Context: an optimization exercise on an open-source flow, tuned for small area, a short achievable clock period and few clock cycles per item. The choices shown serve that exercise and are no tape-out recipe. In this exercise RTL edits were held to simulation tests only and were not proved equivalent to the original.

Fig. 1: clock wiring as the flow saved it
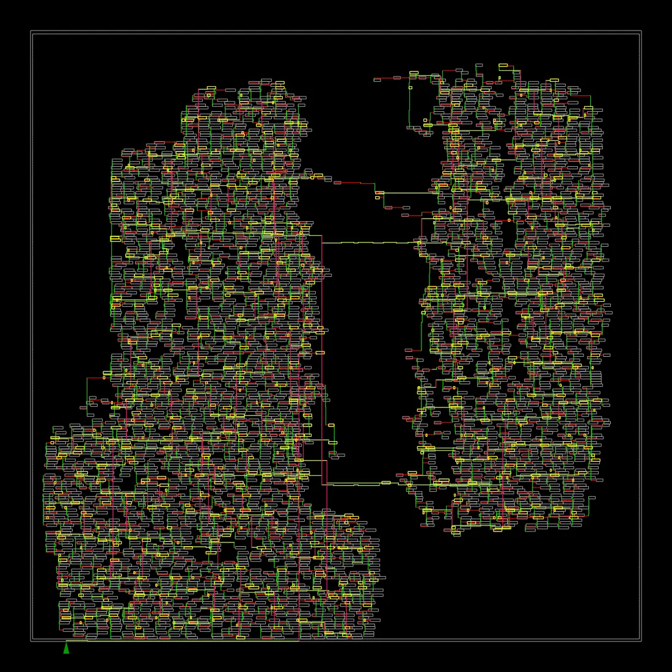
Fig. 2: M1 wires
Scale bar: 200 um. Cells faint in the background.
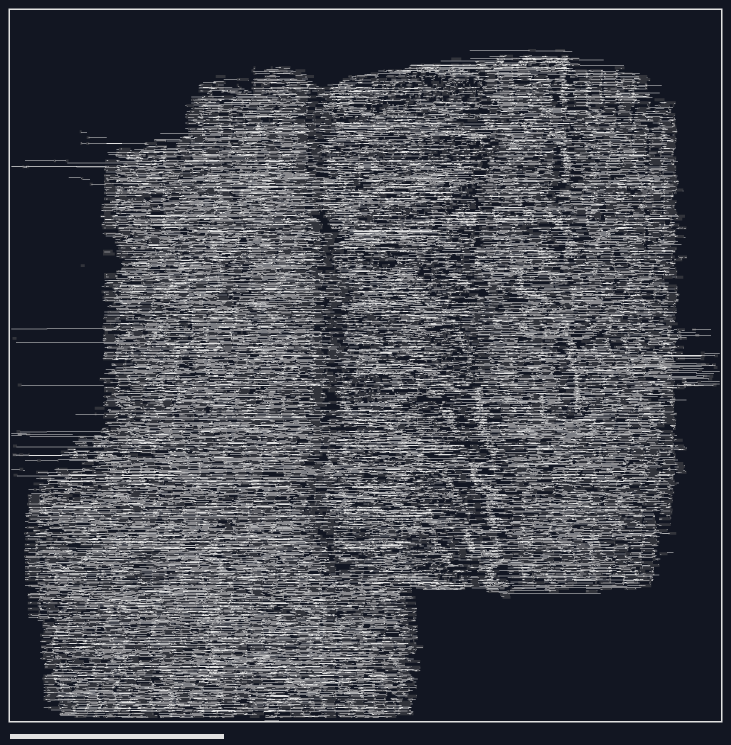
Fig. 3: top view of the die
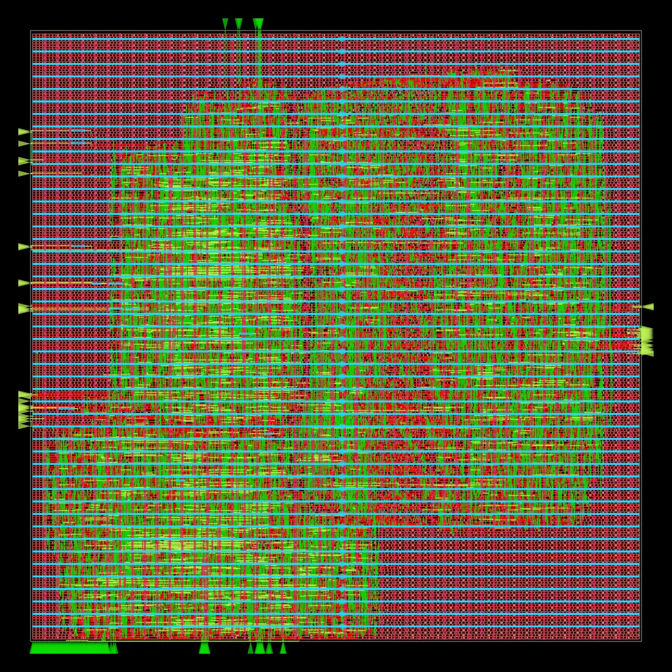
Fig. 4: sequential cells colored by instance or generate block
Other sequential cells in the stronger gray, the rest of the logic in the fainter gray.
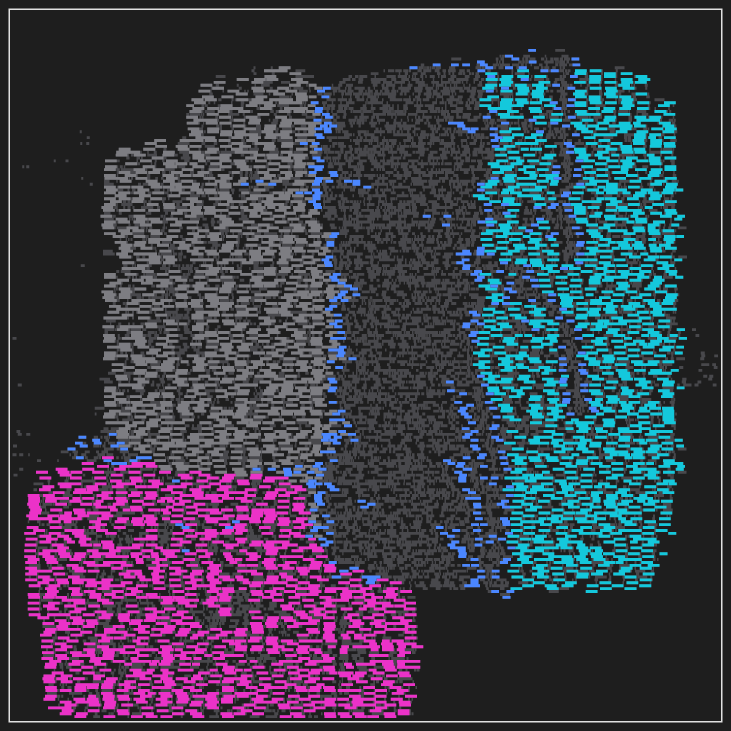
**config.mk**
```make
export PLATFORM = sky130hd
export DESIGN_NAME = matrix_multiply_top
export DESIGN_NICKNAME = matrix_multiply_top
export VERILOG_FILES = /design/flow/design.v
export SDC_FILE = /design/flow/constraint.sdc
export NUM_CORES = 4
export LEC_CHECK = 0
export CAP_MARGIN = 20
export CORE_MARGIN = 2
export CORE_UTILIZATION = 40
export SLEW_MARGIN = 20
```
**constraint.sdc**
```tcl
create_clock -name core_clock -period 6.0 [get_ports {clk}]
set_input_delay 1.2000 -clock core_clock [delete_from_list [all_inputs] [get_ports {clk}]]
set_output_delay 1.2000 -clock core_clock [all_outputs]
set_load 0.01 [all_outputs]
```
**design.v**
```verilog
module byte_write_spram #(
  parameter ADDR_DEPTH = 32,
  parameter ADDR_WIDTH = 32,
  parameter DATA_WIDTH = 32
) (
  input  logic clk,
  input  logic mem_if_write,
  input  logic [ADDR_WIDTH-1:0] mem_if_address,
  input  logic [DATA_WIDTH-1:0] mem_if_write_data,
  input  logic [DATA_WIDTH/8-1:0] mem_if_write_strb,
  output logic [DATA_WIDTH-1:0] mem_if_read_data
);
  localparam ADDR_LSB = $clog2(DATA_WIDTH/8);
  localparam ADDR_MSB = $clog2(ADDR_DEPTH)+ADDR_LSB;
  logic [DATA_WIDTH-1:0] mem [ADDR_DEPTH];
  always_ff @(posedge clk) begin
    for (int i=0; i<DATA_WIDTH/8; i++) begin
      if (mem_if_write) begin
        if (mem_if_write_strb[i]) begin
          mem[mem_if_address[ADDR_MSB-1:ADDR_LSB]][8*i+:8] <= mem_if_write_data[8*i+:8];
        end
      end
    end
  end
  always_ff @(posedge clk) begin
    mem_if_read_data <= mem[mem_if_address[ADDR_MSB-1:ADDR_LSB]];
  end
endmodule
module asymmertic_wr_ram #(
  parameter DATA_RATIO = 8,
  parameter ADDR_DEPTH = 32,
  parameter ADDR_WIDTH = 32,
  parameter DATA_WIDTH = 32
) (
  input  logic clk,
  input  logic mem_if_write,
  input  logic [ADDR_WIDTH-1:0] mem_if_address,
  input  logic [DATA_WIDTH-1:0] mem_if_write_data,
  input  logic [DATA_WIDTH/8-1:0] mem_if_write_strb,
  output logic [DATA_RATIO-1:0][DATA_WIDTH-1:0] mem_if_read_data
);
  localparam ADDR_LSB = $clog2(DATA_WIDTH/8);
  localparam ADDR_MSB = $clog2((DATA_RATIO*DATA_WIDTH)/8);
  logic [DATA_RATIO-1:0][DATA_WIDTH-1:0] int_if_write_data;
  logic [DATA_RATIO-1:0][DATA_WIDTH/8-1:0] int_if_write_strb;
  assign int_if_write_data = {DATA_RATIO{mem_if_write_data}};
  genvar i;
  generate for (i=0; i<DATA_RATIO; i++) begin
    assign int_if_write_strb[i] = (i == mem_if_address[ADDR_MSB-1:ADDR_LSB]) ? mem_if_write_strb : {DATA_WIDTH/8{1'b0}};
  end endgenerate
  byte_write_spram #(
    .ADDR_DEPTH(ADDR_DEPTH),
    .ADDR_WIDTH(ADDR_WIDTH),
    .DATA_WIDTH(DATA_WIDTH*DATA_RATIO)
  ) byte_write_spram_inst (
    .clk(clk),
    .mem_if_write(mem_if_write),
    .mem_if_address(mem_if_address),
    .mem_if_write_data(int_if_write_data),
    .mem_if_write_strb(int_if_write_strb),
    .mem_if_read_data(mem_if_read_data)
  );
endmodule
module asymmertic_rd_ram #(
  parameter DATA_RATIO = 8,
  parameter ADDR_DEPTH = 32,
  parameter ADDR_WIDTH = 32,
  parameter DATA_WIDTH = 32
) (
  input  logic clk,
  input  logic mem_if_write,
  input  logic [ADDR_WIDTH-1:0] mem_if_address,
  input  logic [DATA_RATIO-1:0][DATA_WIDTH-1:0] mem_if_write_data,
  input  logic [DATA_RATIO-1:0][DATA_WIDTH/8-1:0] mem_if_write_strb,
  output logic [DATA_WIDTH-1:0] mem_if_read_data
);
  localparam ADDR_LSB = $clog2(DATA_WIDTH/8);
  localparam ADDR_MSB = $clog2((DATA_RATIO*DATA_WIDTH)/8);
  logic [ADDR_WIDTH-1:0] mem_if_address_r;
  logic [DATA_RATIO-1:0][DATA_WIDTH-1:0] int_if_read_data;
  always_ff @(posedge clk) begin
    mem_if_address_r <= mem_if_address;
  end
  assign mem_if_read_data = int_if_read_data[mem_if_address_r[ADDR_MSB-1:ADDR_LSB]];
  byte_write_spram #(
    .ADDR_DEPTH(ADDR_DEPTH),
    .ADDR_WIDTH(ADDR_WIDTH),
    .DATA_WIDTH(DATA_WIDTH*DATA_RATIO)
  ) byte_write_spram_inst (
    .clk(clk),
    .mem_if_write(mem_if_write),
    .mem_if_address(mem_if_address),
    .mem_if_write_data(mem_if_write_data),
    .mem_if_write_strb(mem_if_write_strb),
    .mem_if_read_data(int_if_read_data)
  );
endmodule
module multiply_acc #(
  parameter DATA_WIDTH = 16
) (
  input  logic clk,
  input  logic reset,
  input  logic load,
  input  logic [DATA_WIDTH-1:0] a,
  input  logic [DATA_WIDTH-1:0] b,
  output logic [2*DATA_WIDTH-1:0] acc
);
  localparam ZERO = {2*DATA_WIDTH{1'b0}};
  logic signed [1*DATA_WIDTH-1:0] a_reg;
  logic signed [1*DATA_WIDTH-1:0] b_reg;
  logic signed [2*DATA_WIDTH-1:0] mul_reg;
  logic signed [2*DATA_WIDTH-1:0] acc_reg;
  logic signed [2*DATA_WIDTH-1:0] acc_int;
  assign acc_int = load ? ZERO : acc_reg;
  always_ff @(posedge clk) begin
    a_reg <= a;
    b_reg <= b;
    mul_reg <= a_reg * b_reg;
    acc_reg <= acc_int + mul_reg;
  end
  assign acc = acc_reg;
endmodule
module matrix_multiply #(
  parameter SIZE_COUNT = 8,
  parameter SIZE_WIDTH = $clog2(SIZE_COUNT),
  parameter ADDR_WIDTH = 32,
  parameter DATA_WIDTH = 16
) (
  input  logic                  clk,
  input  logic                  reset,
  input  logic                  start,
  input  logic [1:0][SIZE_WIDTH-1:0] mat_a_size,
  input  logic [1:0][SIZE_WIDTH-1:0] mat_b_size,
  output logic [ADDR_WIDTH-1:0] mat_a_address,
  input  logic [SIZE_COUNT-1:0][DATA_WIDTH-1:0] mat_a_read_data,
  output logic [ADDR_WIDTH-1:0] mat_b_address,
  input  logic [SIZE_COUNT-1:0][DATA_WIDTH-1:0] mat_b_read_data,
  output logic                  mat_c_write,
  output logic [ADDR_WIDTH-1:0] mat_c_address,
  output logic [SIZE_COUNT-1:0][DATA_WIDTH-1:0] mat_c_write_data,
  output                        busy
);
  logic load;
  logic [2:0] load_r;
  logic row_count_max;
  logic col_count_max;
  logic [SIZE_WIDTH-1:0] row_count;
  logic [SIZE_WIDTH-1:0] col_count;
  logic [3:0][SIZE_WIDTH-1:0] row_count_r;
  logic [3:0][SIZE_WIDTH-1:0] col_count_r;
  logic [2:0] active_r;
  typedef enum logic [1:0] {IDLE,ACTIVE,DONE} state_type;
  state_type state;
  assign row_count_max = row_count >= mat_a_size[0];
  assign col_count_max = col_count >= mat_a_size[1];
  always_ff @(posedge clk) begin
    row_count_r[0] <= row_count;
    row_count_r[1] <= row_count_r[0];
    row_count_r[2] <= row_count_r[1];
    row_count_r[3] <= row_count_r[2];
  end
  always_ff @(posedge clk) begin
    col_count_r[0] <= col_count;
    col_count_r[1] <= col_count_r[0];
    col_count_r[2] <= col_count_r[1];
    col_count_r[3] <= col_count_r[2];
  end
  always_ff @(posedge clk) begin
    if (state == IDLE) begin
      row_count <= {SIZE_WIDTH{1'b0}};
      col_count <= {SIZE_WIDTH{1'b0}};
    end else if (state == ACTIVE) begin
      if (row_count_max) begin
        row_count <= {SIZE_WIDTH{1'b0}};
        if (col_count_max) begin
          col_count <= {SIZE_WIDTH{1'b0}};
        end else begin
          col_count <= col_count + 1;
        end
      end else begin
        row_count <= row_count + 1;
      end
    end
  end
  assign busy = state != IDLE;
  always_ff @(posedge clk) begin
    if (reset) begin
      state <= IDLE;
    end else begin
      case (state)
        IDLE : begin
          if (start) begin
            state <= ACTIVE;
          end
        end
        ACTIVE : begin
          if (row_count_max && col_count_max) begin
            state <= DONE;
          end
        end
        DONE : begin
          if (active_r == 3'b000) begin
            state <= IDLE;
          end
        end
        default : state <= IDLE;
      endcase
    end
  end
  always_ff @(posedge clk) begin
    if (state == ACTIVE | state == DONE) begin
      load <= row_count >= mat_a_size[0];
    end else begin
      load <= 1'b1;
    end
  end
  always_ff @(posedge clk) begin
    load_r <= {load_r[1:0],load};
  end
  always_ff @(posedge clk) begin
    active_r <= {active_r[1:0],state == ACTIVE};
  end
  always_ff @(posedge clk) begin
    if (state == ACTIVE | state == DONE) begin
      mat_c_write <= row_count_r[2] >= mat_a_size[0];
    end else begin
      mat_c_write <= 1'b0;
    end
  end
  localparam ROW_LSB = $clog2(SIZE_COUNT*DATA_WIDTH/8);
  assign mat_a_address  = ADDR_WIDTH'(col_count) << ROW_LSB;
  assign mat_b_address  = ADDR_WIDTH'(row_count) << ROW_LSB;
  assign mat_c_address  = ADDR_WIDTH'(col_count_r[3]) << ROW_LSB;
  genvar i;
  generate for (i=0; i<SIZE_COUNT; i++) begin : gen
    logic [2*DATA_WIDTH-1:0] acc;
    assign mat_c_write_data[i] = acc[DATA_WIDTH-1:0];
    multiply_acc #(DATA_WIDTH) mac_unit (
      .clk   (clk),
      .reset (reset),
      .load  (load_r[2]),
      .a     (mat_a_read_data[row_count_r[0]]),
      .b     (mat_b_read_data[i]),
      .acc   (acc)
    );
  end endgenerate
endmodule
module matrix_multiply_top #(
  parameter SIZE_COUNT = 8,
  parameter ADDR_WIDTH = 32,
  parameter DATA_WIDTH = 16,
  localparam SIZE_WIDTH = $clog2(SIZE_COUNT)
) (
  input  logic                    clk,
  input  logic                    reset,
  input  logic                    start,
  input  logic [2*SIZE_WIDTH-1:0] mat_a_size,
  input  logic [2*SIZE_WIDTH-1:0] mat_b_size,
  input  logic                    mem_a_write,
  input  logic [ADDR_WIDTH-1:0]   mem_a_address,
  input  logic [DATA_WIDTH-1:0]   mem_a_write_data,
  input  logic [DATA_WIDTH/8-1:0] mem_a_write_strb,
  input  logic                    mem_b_write,
  input  logic [ADDR_WIDTH-1:0]   mem_b_address,
  input  logic [DATA_WIDTH-1:0]   mem_b_write_data,
  input  logic [DATA_WIDTH/8-1:0] mem_b_write_strb,
  input  logic [ADDR_WIDTH-1:0]   mem_c_address,
  output logic [DATA_WIDTH-1:0]   mem_c_read_data,
  output logic                    busy
);
  logic [ADDR_WIDTH-1:0] mat_a_addess;
  logic [SIZE_COUNT-1:0][DATA_WIDTH-1:0] mat_a_read_data;
  logic [ADDR_WIDTH-1:0] mat_b_addess;
  logic [SIZE_COUNT-1:0][DATA_WIDTH-1:0] mat_b_read_data;
  logic                  mat_c_write;
  logic [ADDR_WIDTH-1:0] mat_c_addess;
  logic [SIZE_COUNT-1:0][DATA_WIDTH-1:0] mat_c_write_data;
  logic [SIZE_COUNT-1:0][DATA_WIDTH-1:0] mem_a_read_data;
  logic [SIZE_COUNT-1:0][DATA_WIDTH-1:0] mem_b_read_data;
  logic [SIZE_COUNT-1:0][DATA_WIDTH-1:0] mem_c_write_data;
  logic [SIZE_COUNT-1:0][DATA_WIDTH/8-1:0] mem_c_write_strb;
  assign mem_c_write_strb = {SIZE_COUNT*DATA_WIDTH/8{1'b1}};
  genvar i;
  generate for (i=0; i<SIZE_COUNT; i++) begin
    assign mat_a_read_data [i] = mem_a_read_data [i];
    assign mat_b_read_data [i] = mem_b_read_data [i];
    assign mem_c_write_data[i] = mat_c_write_data[i];
  end endgenerate
  asymmertic_wr_ram #(
    .DATA_RATIO(SIZE_COUNT),
    .ADDR_DEPTH(SIZE_COUNT),
    .ADDR_WIDTH(ADDR_WIDTH),
    .DATA_WIDTH(DATA_WIDTH)
  ) matrix_a_ram_inst (
    .clk(clk),
    .mem_if_write(mem_a_write && !busy),
    .mem_if_address(busy ? mat_a_addess : mem_a_address),
    .mem_if_write_data(mem_a_write_data),
    .mem_if_write_strb(mem_a_write_strb),
    .mem_if_read_data(mem_a_read_data)
  );
  asymmertic_wr_ram #(
    .DATA_RATIO(SIZE_COUNT),
    .ADDR_DEPTH(SIZE_COUNT),
    .ADDR_WIDTH(ADDR_WIDTH),
    .DATA_WIDTH(DATA_WIDTH)
  ) matrix_b_ram_inst (
    .clk(clk),
    .mem_if_write(mem_b_write && !busy),
    .mem_if_address(busy ? mat_b_addess : mem_b_address),
    .mem_if_write_data(mem_b_write_data),
    .mem_if_write_strb(mem_b_write_strb),
    .mem_if_read_data(mem_b_read_data)
  );
  asymmertic_rd_ram #(
    .DATA_RATIO(SIZE_COUNT),
    .ADDR_DEPTH(SIZE_COUNT),
    .ADDR_WIDTH(ADDR_WIDTH),
    .DATA_WIDTH(DATA_WIDTH)
  ) matrix_c_ram_inst (
    .clk(clk),
    .mem_if_write(mat_c_write && busy),
    .mem_if_address(busy ? mat_c_addess : mem_c_address),
    .mem_if_write_data(mem_c_write_data),
    .mem_if_write_strb(mem_c_write_strb),
    .mem_if_read_data(mem_c_read_data)
  );
  matrix_multiply #(
    .SIZE_COUNT (SIZE_COUNT),
    .SIZE_WIDTH (SIZE_WIDTH),
    .ADDR_WIDTH (ADDR_WIDTH),
    .DATA_WIDTH (DATA_WIDTH)
  ) matrix_multiply_inst (
    .clk(clk),
    .reset(reset),
    .start(start),
    .mat_a_size(mat_a_size),
    .mat_b_size(mat_b_size),
    .mat_a_address(mat_a_addess),
    .mat_a_read_data(mat_a_read_data),
    .mat_b_address(mat_b_addess),
    .mat_b_read_data(mat_b_read_data),
    .mat_c_write(mat_c_write),
    .mat_c_address(mat_c_addess),
    .mat_c_write_data(mat_c_write_data),
    .busy(busy)
  );
endmodule
```
**run.sh**
```bash
#!/bin/bash
# synth_recipe.tcl (not shown) runs the flow's synth.tcl, then flattens the netlist and writes it again
# the make line also repeats each setting of config.mk as NAME=value (left out here)
make -C /OpenROAD-flow-scripts/flow DESIGN_CONFIG=/design/flow/config.mk WORK_HOME=/design/flow/orfs CLKGATE_MAP_FILE= SYNTH_SCRIPT=/design/flow/synth_recipe.tcl finish
```
==> summary.md <==
| Metric | Value |
|---|---|
| Critical Path AT | `6510 ps` |
| Pre-CTS setup slack | `between 200 and 250 ps` |
| Worst hold path cell count | `0` |
| Worst hold path class | `flop to flop` |
| Worst setup path end | `matrix_multiply_inst.gen[6].mac_unit.mul_reg[15]` |
| Avg WL per Cell | `approximately 23 um` |
| Setup CP Type | `flop to flop` |
| Post-DP Area | `about 180000 um2` |
| Reg2reg start | `matrix_multiply_inst.gen[7].mac_unit.a_reg[8]` |
| CTS tree | `yes` |
| Final wirelength | `461.9 mm` |
| Setup Fix Bufs, Post-CTS | `0` |
| Cell Chain, Critical Path | `buf_4 > and2_1 > fa_1 > inv_1 > fa_1 > fa_1 > inv_1 > fa_1 > fa_1 > inv_1 > fa_1 > inv_1 > ha_1 > nand3_1 > nor3_1 > a2111oi_1 > a21oi_1 > xnor2_1` |
| Status | `finished clean` |
| Remaining DRCs | `0` |
| Vias per inst | `5.351` |
| Mean Syn Cell Area | `roughly 13 um2` |
| Crit start category | `flop` |
| Final setup violation count | `0` |
| Dpl cells | `19300` |
| Largest net degree at the start of global routing | `181` |
| CP Max Fanout | `14` |
| FF-to-FF setup slack | `300 ps` |
| Initial antenna violation count | `between 40 and 50` |
| First element of the critical path | `matrix_multiply_inst.gen[7].mac_unit.a_reg[8]` |
| Die area | `441800 um2` |
| Setup TNS | `0 ps` |
| Most frequent CP cell | `fa_1` |
| Top cells by count, synth | `3072 x edfxtp_1, 2399 x nand2_1, 1233 x a21oi_1` |
| Most frequent cell after synthesis | `edfxtp_1` |
| Met1 usage | `approximately 30%` |
| Critical path capture point type | `flop` |
| IO buf count | `81` |
| # Max-Cap Violations | `0` |
| Hold-fix buffers, CTS | `0` |
| Reg clk slew, reported paths | `70 ps` |
| Worst Clk Skew | `127.8 ps` |
| Syn_nets | `~15000` |
| Reg2reg end | `matrix_multiply_inst.gen[6].mac_unit.mul_reg[15]` |
| RePlAce Congestion | `0.8208` |
Testbench counts, summed over its fixed seeds: cycles 28,725, items 192.
About Fig. 1:
clkbuf count: 559
CTS sink count: 3896
FFs & Latches: 3896
total CTS buffers: 396

About Fig. 2:
nets with wire on the layer	14398
main direction	horizontal

About Fig. 3:
Die X: 664.7 um
final core utilization: 45.51%
die height: 664.7 um
post-layout instance area: 197700 um2

About Fig. 4:
color	scope	sequential cells
cyan	matrix_c_ram_inst	1155
blue	matrix_multiply_inst	437
magenta	matrix_a_ram_inst	1152

[metal layers]
| layer | wire, um | share of wire, % |
|---|---|---|
| met1 | 204900 | 44 |
| met2 | 212600 | 46 |
| met3 | 33980 | 7.4 |
| met4 | 10280 | 2.2 |
| met5 | 130 | 0.028 |
[placed cells by master, fill, tap and decap left out, drive strengths merged, types with 533 or more instances in the layout]
master,instances
a21oi,1233
nand2,2400
edfxtp,3072
buf,551
dfxtp,824
clkbuf,559
fa,640
and2,533
inv,1072
ha,622
[layout make-up]
class	instances	area, um2	area share [%]
sequential	3896	108800	55.02
multi-input combinational	8018	59220	29.95
clock buffer	559	11360	5.748
tap	5734	7174	3.628
timing repair buffer	600	5256	2.658
inverter	1051	3948	1.996
clock inverter	184	1937	0.9795
antenna	18	45.04	0.02278

re-timing with driven ports:
How much do the figures lean on ideal ports? The routed layout below was timed once more, with nothing changed but the port constraints. Step 1 sets driving cells, clkbuf_16 on the clock port and buf_2 on the other inputs (assumed; they add their load-dependent delay and slew). Step 2 also shifts input and output timing later by t, the mid clock arrival at the registers, as if the neighbouring blocks saw the same clock. Slacks: no drivers / after step 1 / after step 2; pairs: no drivers / after step 1.
t (ns): 1.052
setup WS [ns]: 0.299 / 0.299 / 0.299
hold slack, ns: 0.321 / 0.321 / 0.321
clock arrival spread, ns: 0.137 / 0.137
After both steps this run still meets setup and hold. The setup slack of this run moves by 0.000 ns with the drivers and by 0.000 ns with both steps.
